Context: an optimization exercise on an open-source flow, tuned for small area. The choices shown serve that exercise and are no tape-out recipe.
The RTL was checked by simulation tests, not by an equivalence proof against the original design.
Power and IR drop assume default switching activity.

Figure 1. Close-up of the layout.
Scale bar: 10 um. Region (138, 36) to (168, 66) um. Cells in gray, sequential cells in the stronger gray; small squares are vias.
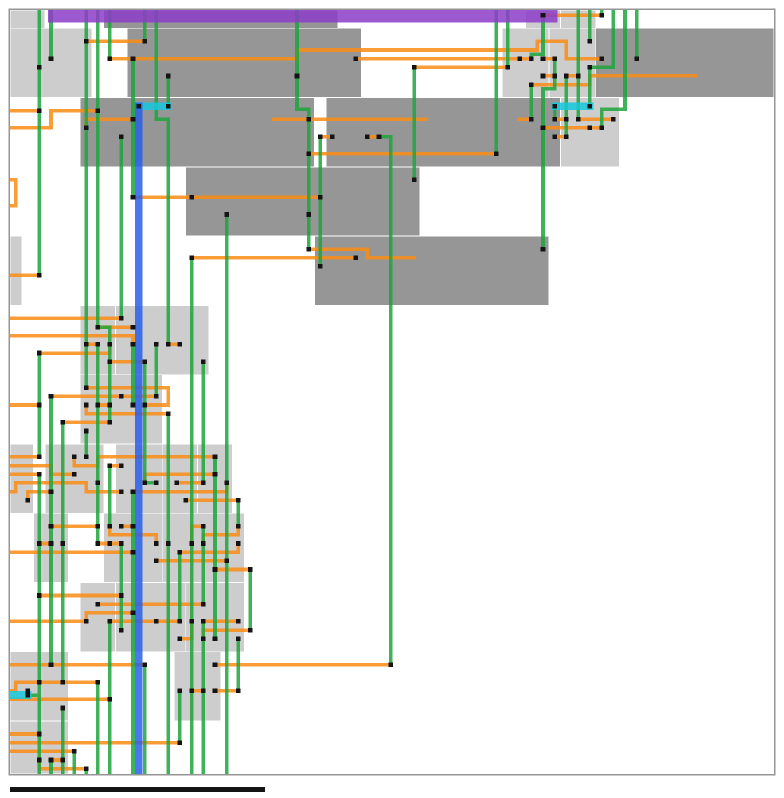
Figure 2. Sequential cells colored by instance or generate block.
Other cells in gray.
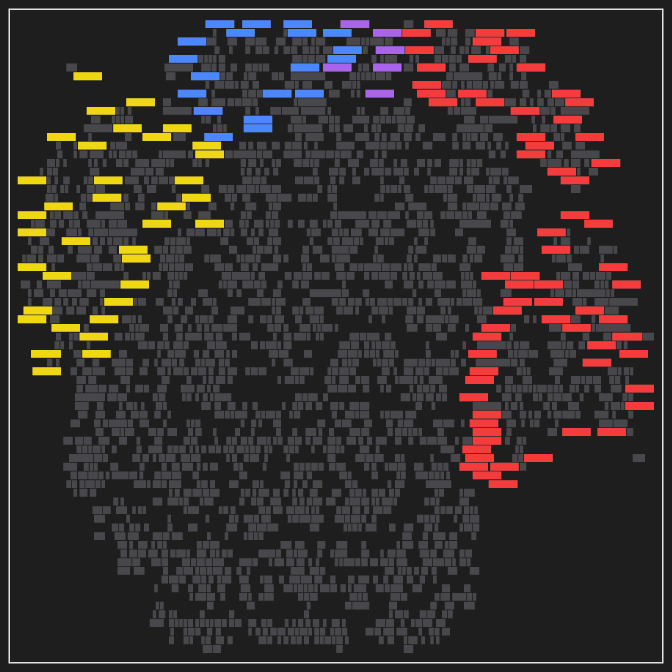
Figure 3. Wiring by layer.
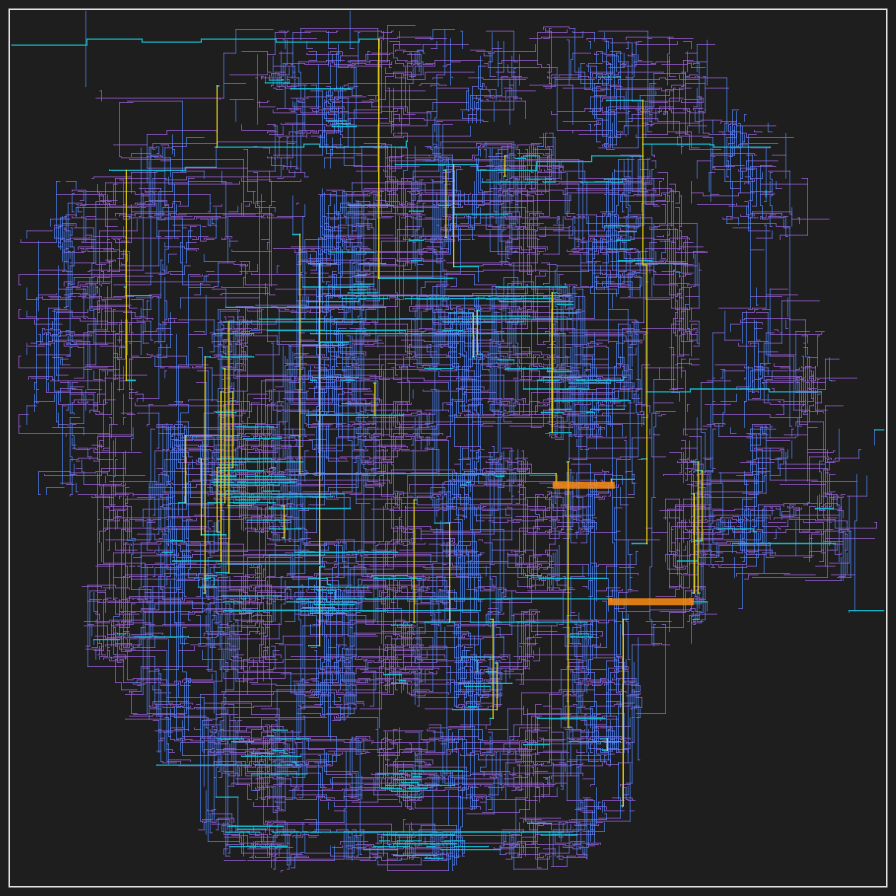
Figure 4. Wires after detailed routing.
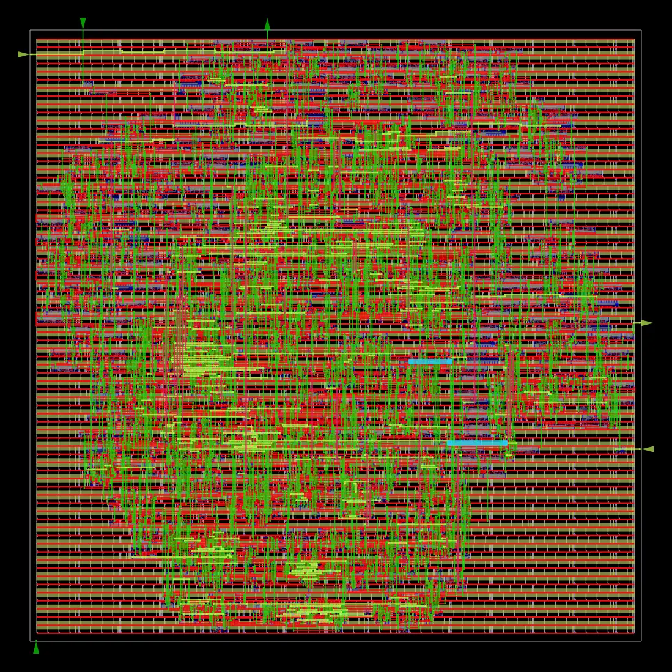
`design/flow/config.mk`:
```
export PLATFORM = sky130hd
export DESIGN_NAME = HC_SR04_uart
export DESIGN_NICKNAME = HC_SR04_uart
export VERILOG_FILES = /design/flow/design.v
export SDC_FILE = /design/flow/constraint.sdc
export NUM_CORES = 4
export LEC_CHECK = 0
export CAP_MARGIN = 20
export CORE_MARGIN = 2
export CORE_UTILIZATION = 40
export SLEW_MARGIN = 20
```
`design/flow/constraint.sdc`:
```
create_clock -name core_clock -period 12.0 [get_ports {sys_clk}]
set_input_delay 2.4000 -clock core_clock [delete_from_list [all_inputs] [get_ports {sys_clk}]]
set_output_delay 2.4000 -clock core_clock [all_outputs]
set_load 0.01 [all_outputs]
```
`design/flow/design.v`:
```
module div_clk_us (
    input sys_clk,
    input sys_rst_n,
    output wire  clk_us
);
parameter [5:0] MAX_us = 6'd4;  
reg [5:0] cnt;
always @(posedge sys_clk or negedge sys_rst_n) begin
    if(!sys_rst_n)begin
        cnt <= 6'd0;
    end
    else if(cnt == MAX_us)begin
        cnt <= 6'd0;
    end
    else begin
        cnt <= cnt + 6'd1;
    end
end
assign clk_us = cnt >= MAX_us;  
endmodule
module trig_driver(
    input       sys_clk       ,
    input       sys_us        , 
    input       sys_rst_n     ,
    output      trig           
);
parameter T = 19'd29_9999; 
reg [18:0] cnt;
always @(posedge sys_clk or negedge sys_rst_n) begin
    if(!sys_rst_n)begin
        cnt <= 19'd0;
    end
    else if(!sys_us) begin
        cnt <= cnt;
    end
    else if(cnt == T)begin
        cnt <= 19'd0;
    end
    else begin
        cnt <= cnt + 1'd1;
    end
end
assign trig = (cnt <15 ) ? 1'b1 : 1'b0; 
endmodule
module echo_driver(
    input           sys_clk         ,
    input           sys_us          ,
    input           sys_rst_n       ,
    input           echo            ,
    output [18:0]   data_o           
);
	parameter T_MAX = 16'd5_9999; 
	reg				r1_echo,r2_echo;  
	wire			echo_pos,echo_neg; 
	reg		[15:00]	cnt		; 
	reg		[18:00]	data_r	;
	always @(posedge sys_clk or negedge sys_rst_n)begin  
		if(!sys_rst_n)begin  
			r1_echo <= 1'b0;
			r2_echo <= 1'b0;
		end  
		else begin  
			r1_echo <= echo;
			r2_echo <= r1_echo;
		end  
	end
	assign echo_pos = r1_echo & ~r2_echo;
	assign echo_neg = ~r1_echo & r2_echo;
	always @(posedge sys_clk or negedge sys_rst_n) begin
		if(!sys_rst_n) begin
			cnt <= 16'd0;
		end
		else if(echo_pos) begin
			cnt <= 16'd0;
		end
		else if(!sys_us) begin
			cnt <= cnt;
		end
		else if(r1_echo) begin 
			if(cnt == T_MAX) begin 
				cnt <= 16'd0;
			end
			else begin
				cnt <= cnt + 16'd1;
			end
		end
		else begin
			cnt <= cnt;
		end
	end
	always @(posedge sys_clk or negedge sys_rst_n)begin  
		if(!sys_rst_n)begin  
			data_r <= 19'd0;
		end  
		else if(echo_neg)begin  
			data_r <= (cnt << 4) + cnt;
		end  
		else begin  
			data_r <= data_r;
		end  
	end
	assign data_o = data_r >> 1;
endmodule
module uart_send
#(
    parameter  CLK        =   26'd50000000    ,     
    parameter  BAUD        =   17'd115200            
)
(
    input   wire            clk         ,
    input   wire            rstn        ,   
    input   wire    [7 : 0] data_in     ,    
    input   wire            flag_in     ,    
    output  wire            tx_done     , 
    output  reg             UART_tx          
);
    localparam Baud_Clk     =   CLK/BAUD       ;     
    reg             tx_en       ;    
    reg             flag_bit    ;    
    reg [8 : 0]     cnt_baud    ;    
    reg [3 : 0]     cnt_bit     ;    
    assign tx_done = cnt_bit == 4'd9 && flag_bit == 1'b1;
    always @(posedge clk or negedge rstn) begin
        if(!rstn) begin
            tx_en <= 1'b0;
        end
        else if(cnt_bit == 4'd9 && flag_bit == 1'b1) begin
            tx_en <= 1'b0;
        end
        else if(flag_in == 1'b1) begin
            tx_en <= 1'b1;
        end
    end
    always @(posedge clk or negedge rstn) begin
        if(!rstn) begin
            cnt_baud <= 9'd0;
        end
        else if(cnt_baud == Baud_Clk - 1'b1 || tx_en == 1'b0) begin
            cnt_baud <= 9'd0;
        end
        else begin
            cnt_baud <= cnt_baud + 9'd1;
        end
    end
    always @(posedge clk or negedge rstn) begin
        if(!rstn) begin
            flag_bit <= 1'b0;
        end
        else if(cnt_baud == 9'd1) begin
            flag_bit <= 1'b1;
        end
        else begin
            flag_bit <= 1'b0;
        end
    end
    always @(posedge clk or negedge rstn) begin
        if(!rstn) begin
            cnt_bit <= 4'd0;
        end
        else if(cnt_bit == 4'd9 && flag_bit == 1'b1) begin
            cnt_bit <= 4'd0;
        end
        else if(flag_bit == 1'b1 && tx_en == 1'b1) begin
            cnt_bit <= cnt_bit + 4'd1;
        end
        else begin
            cnt_bit <= cnt_bit;
        end
    end
    always @(posedge clk or negedge rstn) begin
        if(!rstn) begin
            UART_tx <= 1'd1;
        end
        else if(flag_bit == 1'b1) begin
            case (cnt_bit)
                0:       UART_tx <= 1'd0        ;
                1:       UART_tx <= data_in[0]  ;
                2:       UART_tx <= data_in[1]  ;
                3:       UART_tx <= data_in[2]  ;
                4:       UART_tx <= data_in[3]  ;
                5:       UART_tx <= data_in[4]  ;
                6:       UART_tx <= data_in[5]  ;
                7:       UART_tx <= data_in[6]  ;
                8:       UART_tx <= data_in[7]  ;
                9:       UART_tx <= 1'd1        ;
                default: UART_tx <= 1'd1        ;
            endcase
        end
    end
endmodule  
module uart_driver2 (
    input   wire            clk         ,
    input   wire            rstn        ,
    input   wire    [18:0]  data_in     ,  
	input   wire            UART_rx     ,
    output  wire            UART_tx     
);
localparam   CLK_50MHz   =   26'd10_230    ;  
wire            tx_done ;
wire            tx_falg; 
reg     [7:0]       data            ;
reg     [3:0]       xcnt            ;
reg		[3:0]	    cm_hund	        ; 
reg		[3:0]	    cm_ten	        ; 
reg		[3:0]	    cm_unit	        ; 
reg		[3:0]	    point_1	        ; 
reg		[3:0]	    point_2	        ; 
reg		[3:0]	    point_3	        ; 
reg     [25:0]      cnt_clk         ; 
wire                flag            ;
assign flag 	= cnt_clk == (CLK_50MHz/10); 
 always @(posedge clk or negedge rstn) begin
     if(!rstn) begin
         cnt_clk <= 0;
     end
     else if(flag) begin
         cnt_clk <= 0;
     end
     else begin
         cnt_clk <= cnt_clk + 1;
     end
 end
always @(posedge clk or negedge rstn)begin  
	if(!rstn)begin  
		cm_hund	<= 'd0;
		cm_ten	<= 'd0;
		cm_unit	<= 'd0;
		point_1	<= 'd0;
		point_2	<= 'd0;
		point_3	<= 'd0;
	end  
	else begin  
		cm_hund <= data_in % 10;
		cm_ten	<= data_in / 10 ** 1 % 10;
		cm_unit <= data_in / 10 ** 2 % 10;
		point_1 <= data_in / 10 ** 3 % 10;
		point_2 <= data_in / 10 ** 4 % 10;
		point_3 <= data_in / 10 ** 5 % 10;
	end  
end 
always@(posedge clk or negedge rstn) begin
    if(!rstn)
        xcnt <= 0;
    else if(tx_done)
        xcnt <= xcnt + 1'd1;
    else if(xcnt == 10)
        xcnt <= 0;
end
always @(*) begin
	case (xcnt)
		0    :    data = hex_data(point_3);
		1    :    data = hex_data(point_2);
		2    :    data = hex_data(point_1);
		3    :    data = "."              ;
		4    :    data = hex_data(cm_unit);
		5    :    data = hex_data(cm_ten) ;
		6    :    data = hex_data(cm_hund);
		7    :    data = "c"              ;
		8    :    data = "m"              ;
		9    :    data = "\n"             ;
		default:    data = 6'h30;
	endcase
end
function  [7:0]	hex_data;  
	input   [03:00]	data_i; 
	begin
		case(data_i)
			4'd0:hex_data = 8'h30;
			4'd1:hex_data = 8'h31;
			4'd2:hex_data = 8'h32;
			4'd3:hex_data = 8'h33;
			4'd4:hex_data = 8'h34;
			4'd5:hex_data = 8'h35;
			4'd6:hex_data = 8'h36;
			4'd7:hex_data = 8'h37;
			4'd8:hex_data = 8'h38;
			4'd9:hex_data = 8'h39;
			default:hex_data = 8'h30;
		endcase	
	end 
endfunction
uart_send #(.CLK(26'd5_000_000), .BAUD(17'd115200)) uart_send_inst(
             .clk                   (clk ),
             .rstn                  (rstn),
             .flag_in              (flag), 
             .data_in               (data), 
             .tx_done                (tx_done),
             .UART_tx                (UART_tx) 
);
endmodule
module HC_SR04_uart(
    input               sys_clk       ,
    input               sys_rst_n     ,
    input               echo          ,
    input        		uart_rx		  ,  
    output              trig          ,         
    output              uart_tx        
);
wire             clk_us;
wire [18:0]      data_o_r; 
div_clk_us div_clk_us_inst(
           .sys_clk         (sys_clk  ),
           .sys_rst_n       (sys_rst_n),
           .clk_us          (clk_us)
);
trig_driver trig_driver_inst(
    .sys_clk       (sys_clk),
           .sys_us        (clk_us), 
           .sys_rst_n     (sys_rst_n),
           .trig          (trig) 
);
echo_driver echo_driver_inst(
        .sys_clk         (sys_clk),
        .sys_us          (clk_us),
        .sys_rst_n       (sys_rst_n),
        .echo            (echo),
        .data_o          (data_o_r) 
);
uart_driver2 uart_driver2_inst(
	.clk         (sys_clk  ),
	.rstn        (sys_rst_n),
	.data_in	 (data_o_r	),
    .UART_rx     (uart_rx),
	.UART_tx     (uart_tx	)
);
endmodule
```
`design/flow/run.sh`:
```
#!/bin/bash
# synth_recipe.tcl (not shown) runs the flow's synth.tcl, then flattens the netlist and writes it again
# the make line also repeats each setting of config.mk as NAME=value (left out here)
make -C /OpenROAD-flow-scripts/flow DESIGN_CONFIG=/design/flow/config.mk WORK_HOME=/design/flow/orfs CLKGATE_MAP_FILE= SYNTH_SCRIPT=/design/flow/synth_recipe.tcl finish
```
==> results.toml <==
[power]
power_mw = 1.12
ir_drop_mv = 0.0753
power.density_nw_per_um2 = 65.2
leakagePower_nw = 6.65

[critical_path]
critPathMaxStageDelay_ns = 0.78
start_kind = "flop"
crit_path_max_fanout = 22
cpMaxStageDelayCell = "dfrtp_1"
worstPathRequired_ns = 12.36
path_class = "flop to flop"
critPathArrivalTime_ns = 11.54
endpoint_kind = "flop"

[synth]
syn_nets = 2230
synth.distinct_cells = 128
synth_flop_cell = "dfrtp_1"
syn_area_um2 = 16100
synth-async-reset-ratio = 1.00
ys_warn_count = 5
syn_area_per_cell_um2 = 7.34
synth-edff-count = 0
ys_seq_area_frac = 0.201
synth_seq_cells = 129
syn_inst = 2188

[timing]
final-setup-viol-count = 0
skew_ns = 0.00958
hold_viol_final = 0
worst_pin_slew_ns = 1.02
grt_setup_unrepaired = "no"
drv_slew = 0
finalCriticalPeriod_ns = 11.18
setup-tns-final_ns = 0
relSlewSlack = 0.321
fmax_mhz = 89.5
fin_crit_sh = 0.932

[run_status]
run_status = "complete, no violations"

[flow_run]
maxCapViolCount = 0

[min_path]
hp-class = "flop to flop"

[die]
rows = 73
ios = 6
die_y_um = 204
dieArea_um2 = 41800
die_w_um = 204
coreArea_um2 = 39600
initial_core_util = 0.405

[clock_network]
htreeDepth = 4
cts_buffer_depth = 2
numCtsBuffers = 17
post_cts_buffers = 0
hold_buffers = 0
clkSinkCount = 129
tritoncts = "done"
cts-root-buf = "clkbuf_16"
worst_skew_pair.late_latency_ns = 0.44
post_cts_resized = 0
cts.clk_slew.worst_paths_ns = 0.06

[cells_and_area]
nNetsFinal = 2159
fin_util = 0.432
drive_above_1_share = 0.0906
areaGrowthSynthToFinish_pct = 6.70
multiInputGateArea_um2 = 12100
final_cells = 2655
fillers = 4066
diodes = 0
fin_area_um2 = 17100
ff_latch_area_um2 = 3230

[global_routing]
grt_pass1_vias = 15300
gr-total-overflow = 0
antenna_found_initial = 2
grt_max_degree = 67
grt_pass1_wl_um = 75000

[route]
drt_iter0_drc = 1316
wl_per_cell_um = 16.6
vias = 16400
postRouteAntennaNets = 0
drt-vias-per-instance = 6.19
drcViolationCount = 0
totalWireLength_um = 44200
drtPass1Iterations = 5

[place]
dp_cells = 2623
dp_hpwl_um = 32200
gp_congestion = 0.902
portBuffers = 4
placed_area_um2 = 16500
Back to the opening pictures, Figure 1:
Key: M5 = purple; M4 = blue; M3 = cyan; M2 = green; M1 = orange
Sequential cells in the window: 6. 26 logic cells have their middle in the window. Most frequent: dfrtp_1 (6), nand2_1 (3). Netlist names of flops here include uart_driver2_inst.cm_unit (4).

Back to the opening pictures, Figure 2:
Key: div_clk_us_inst = purple [flops 6, where top center]; echo_driver_inst = yellow [flops 36]; trig_driver_inst = blue [flops 19]; uart_driver2_inst = red [flops 68]

Back to the opening pictures, Figure 3:
Key: M4 = yellow [wire length 999 um]; M1 = purple [wire length 20.7 mm]; M2 = blue [wire length 19900 um]; M5 = orange [wire length 31.3 um]; M3 = cyan [wire length 2510 um]

Back to the opening pictures, Figure 4:
Overall Global Routing Usage: 0.212
max layer used: met5

[sequential cells by signal, summed over array words and instances, names as in the netlist, 2 cells and up]
signal                                     flops
div_clk_us_inst.cnt                            6
echo_driver_inst.cnt                          16
echo_driver_inst.data_r                       18
trig_driver_inst.cnt                          19
uart_driver2_inst.cm_hund                      4
uart_driver2_inst.cm_ten                       4
uart_driver2_inst.cm_unit                      4
uart_driver2_inst.cnt_clk                     26
uart_driver2_inst.point_1                      4
uart_driver2_inst.point_2                      4
uart_driver2_inst.point_3                      2
uart_driver2_inst.uart_send_inst.cnt_baud      9
uart_driver2_inst.uart_send_inst.cnt_bit       4
uart_driver2_inst.xcnt                         4
[per-layer routing]
layer	vias to the layer above	GRT usage	wire length, um
met5	-	0	31
met4	4	0.0707	998
met3	75	0.0402	2510
met2	514	0.337	19900
met1	7740	0.289	20700
li1	8094	-	-
[cell usage in the layout, fill, tap and decap left out, types with 16 or more instances in the layout]
master,instances
nor2_1,236
nand2_1,203
o21ai_0,149
a21oi_1,139
dfrtp_1,127
nand3_1,105
xnor2_1,101
nor3_1,66
inv_1,52
xor2_1,47
a31oi_1,43
buf_4,42
and3_1,40
ha_1,37
nand4_1,32
a211oi_1,29
o211ai_1,29
nor4_1,27
mux2i_1,26
a21o_1,23
nand2b_1,22
or3_1,22
o22ai_1,22
o21ai_1,21
and2_1,21
o21a_1,20
o31ai_1,19
or2_2,19
clkbuf_16,17
mux2_2,16
[cells by family (layout without fill, tap and decap cells)]
group | after synthesis | count (layout) | synth area share
AO/OA/AOI/OAI | 740 | 740 | 0.328
XOR/XNOR | 148 | 148 | 0.0807
adder cells (fa/ha/maj) | 52 | 52 | 0.0388
buffers and inverters | 195 | 137 | 0.0505
flip-flops | 129 | 129 | 0.201
multiplexers | 45 | 45 | 0.0305
AND/OR/NAND/NOR | 879 | 879 | 0.271
[cell type report]
class / count / area share
clock inverter: 14 / 0.0104
sequential: 129 / 0.189
clock buffer: 18 / 0.0256
timing repair buffer: 46 / 0.0208
tap: 525 / 0.0383
multi-input combinational: 1864 / 0.703
inverter: 59 / 0.0129
[power breakdown]
group	leakage, nW	switching, mW	total [mW]	internal, mW
clock network	0.290	0.208	0.542	0.334
registers	1.76	0.0110	0.457	0.446
logic	4.60	0.0787	0.118	0.0391
total	6.65	0.297	1.12	0.820
[worst max-delay path, delay by kind of cell, from the launching register on]
kind / cells / cell delay (ns)
simple gates: 13 / 3.93
compound gates: 19 / 5.74
fa+ha+maj: 1 / 0.18
xor+xnor: 1 / 0.14
buf+inv: 1 / 0.32
flops: 1 / 0.78
[through the flow]
| step | hold slack, ns | setup WS (ns) |
|---|---|---|
| after floorplan | 0.354 | 2.82 |
| after global placement | 0.444 | 0.962 |
| after detailed placement | 0.441 | 0.714 |
| after CTS | 0.458 | 0.661 |
| after global routing | 0.488 | 0.0552 |
| final | 0.448 | 0.822 |
[synthesized netlist by cell type (21+ instances only)]
library cell  number  share of area
nor2_1           236          0.055
o21ai_0          149          0.046
nand4_1           32          0.012
xnor2_1          101          0.055
o22ai_1           22         0.0086
inv_1             52          0.012
nor3_1            66          0.021
a21oi_1          141          0.044
o21ai_1           21         0.0065
a31oi_1           44          0.017
and2_1            22         0.0086
ha_1              37          0.029
mux2i_1           26          0.016
dfrtp_1          128           0.20
clkbuf_1          95          0.022
xor2_1            47          0.026
o211ai_1          29          0.014
a211oi_1          30          0.014
and3_1            40          0.016
or3_1             22         0.0086
nand3_1          105          0.033
nor4_1            27          0.011
a21o_1            23          0.011
nand2_1          203          0.047
nand2b_1          23         0.0090
[final timing paths]
check	start	slack, ns	end	depth (start not counted)
min in group asynchronous	sys_rst_n	1.93	uart_driver2_inst.xcnt[2]$_DFFE_PN0P_	1
max in group asynchronous	sys_rst_n	8.72	echo_driver_inst.data_r[15]$_DFFE_PN0P_	2
max	echo_driver_inst.data_r[14]$_DFFE_PN0P_	0.82	uart_driver2_inst.cm_ten[3]$_DFF_PN0_	35
min	echo_driver_inst.r1_echo$_DFF_PN0_	0.45	echo_driver_inst.r2_echo$_DFF_PN0_	0
min reg2reg	echo_driver_inst.r1_echo$_DFF_PN0_	0.45	echo_driver_inst.r2_echo$_DFF_PN0_	0
max reg2reg	echo_driver_inst.data_r[14]$_DFFE_PN0P_	0.82	uart_driver2_inst.cm_ten[3]$_DFF_PN0_	35

-- port drivers added, routing unchanged --
The flow's constraints put no driver on any port. The routed layout listed below was extracted and timed again, unchanged, in two steps.
Step 1 sets driving cells, clkbuf_16 on the clock port and buf_2 on the other inputs (assumed; they add their load-dependent delay and slew).
Step 2 times the ports against the registers' clock, not the clock port: input delays grow and output delays shrink by t, the midpoint of the rising clock arrivals with the driver on.
Three values: ideal ports, drivers, drivers and shift; two values: the first two.
t, ns: 0.488
setup WS [ns]: 0.822 / 0.822 / 0.822
slew at the worst register clock pin (ns): 0.06 / 0.06
After both steps this run still meets setup and hold. The setup slack of this run moves by 0.000 ns with the drivers and by 0.000 ns with both steps.
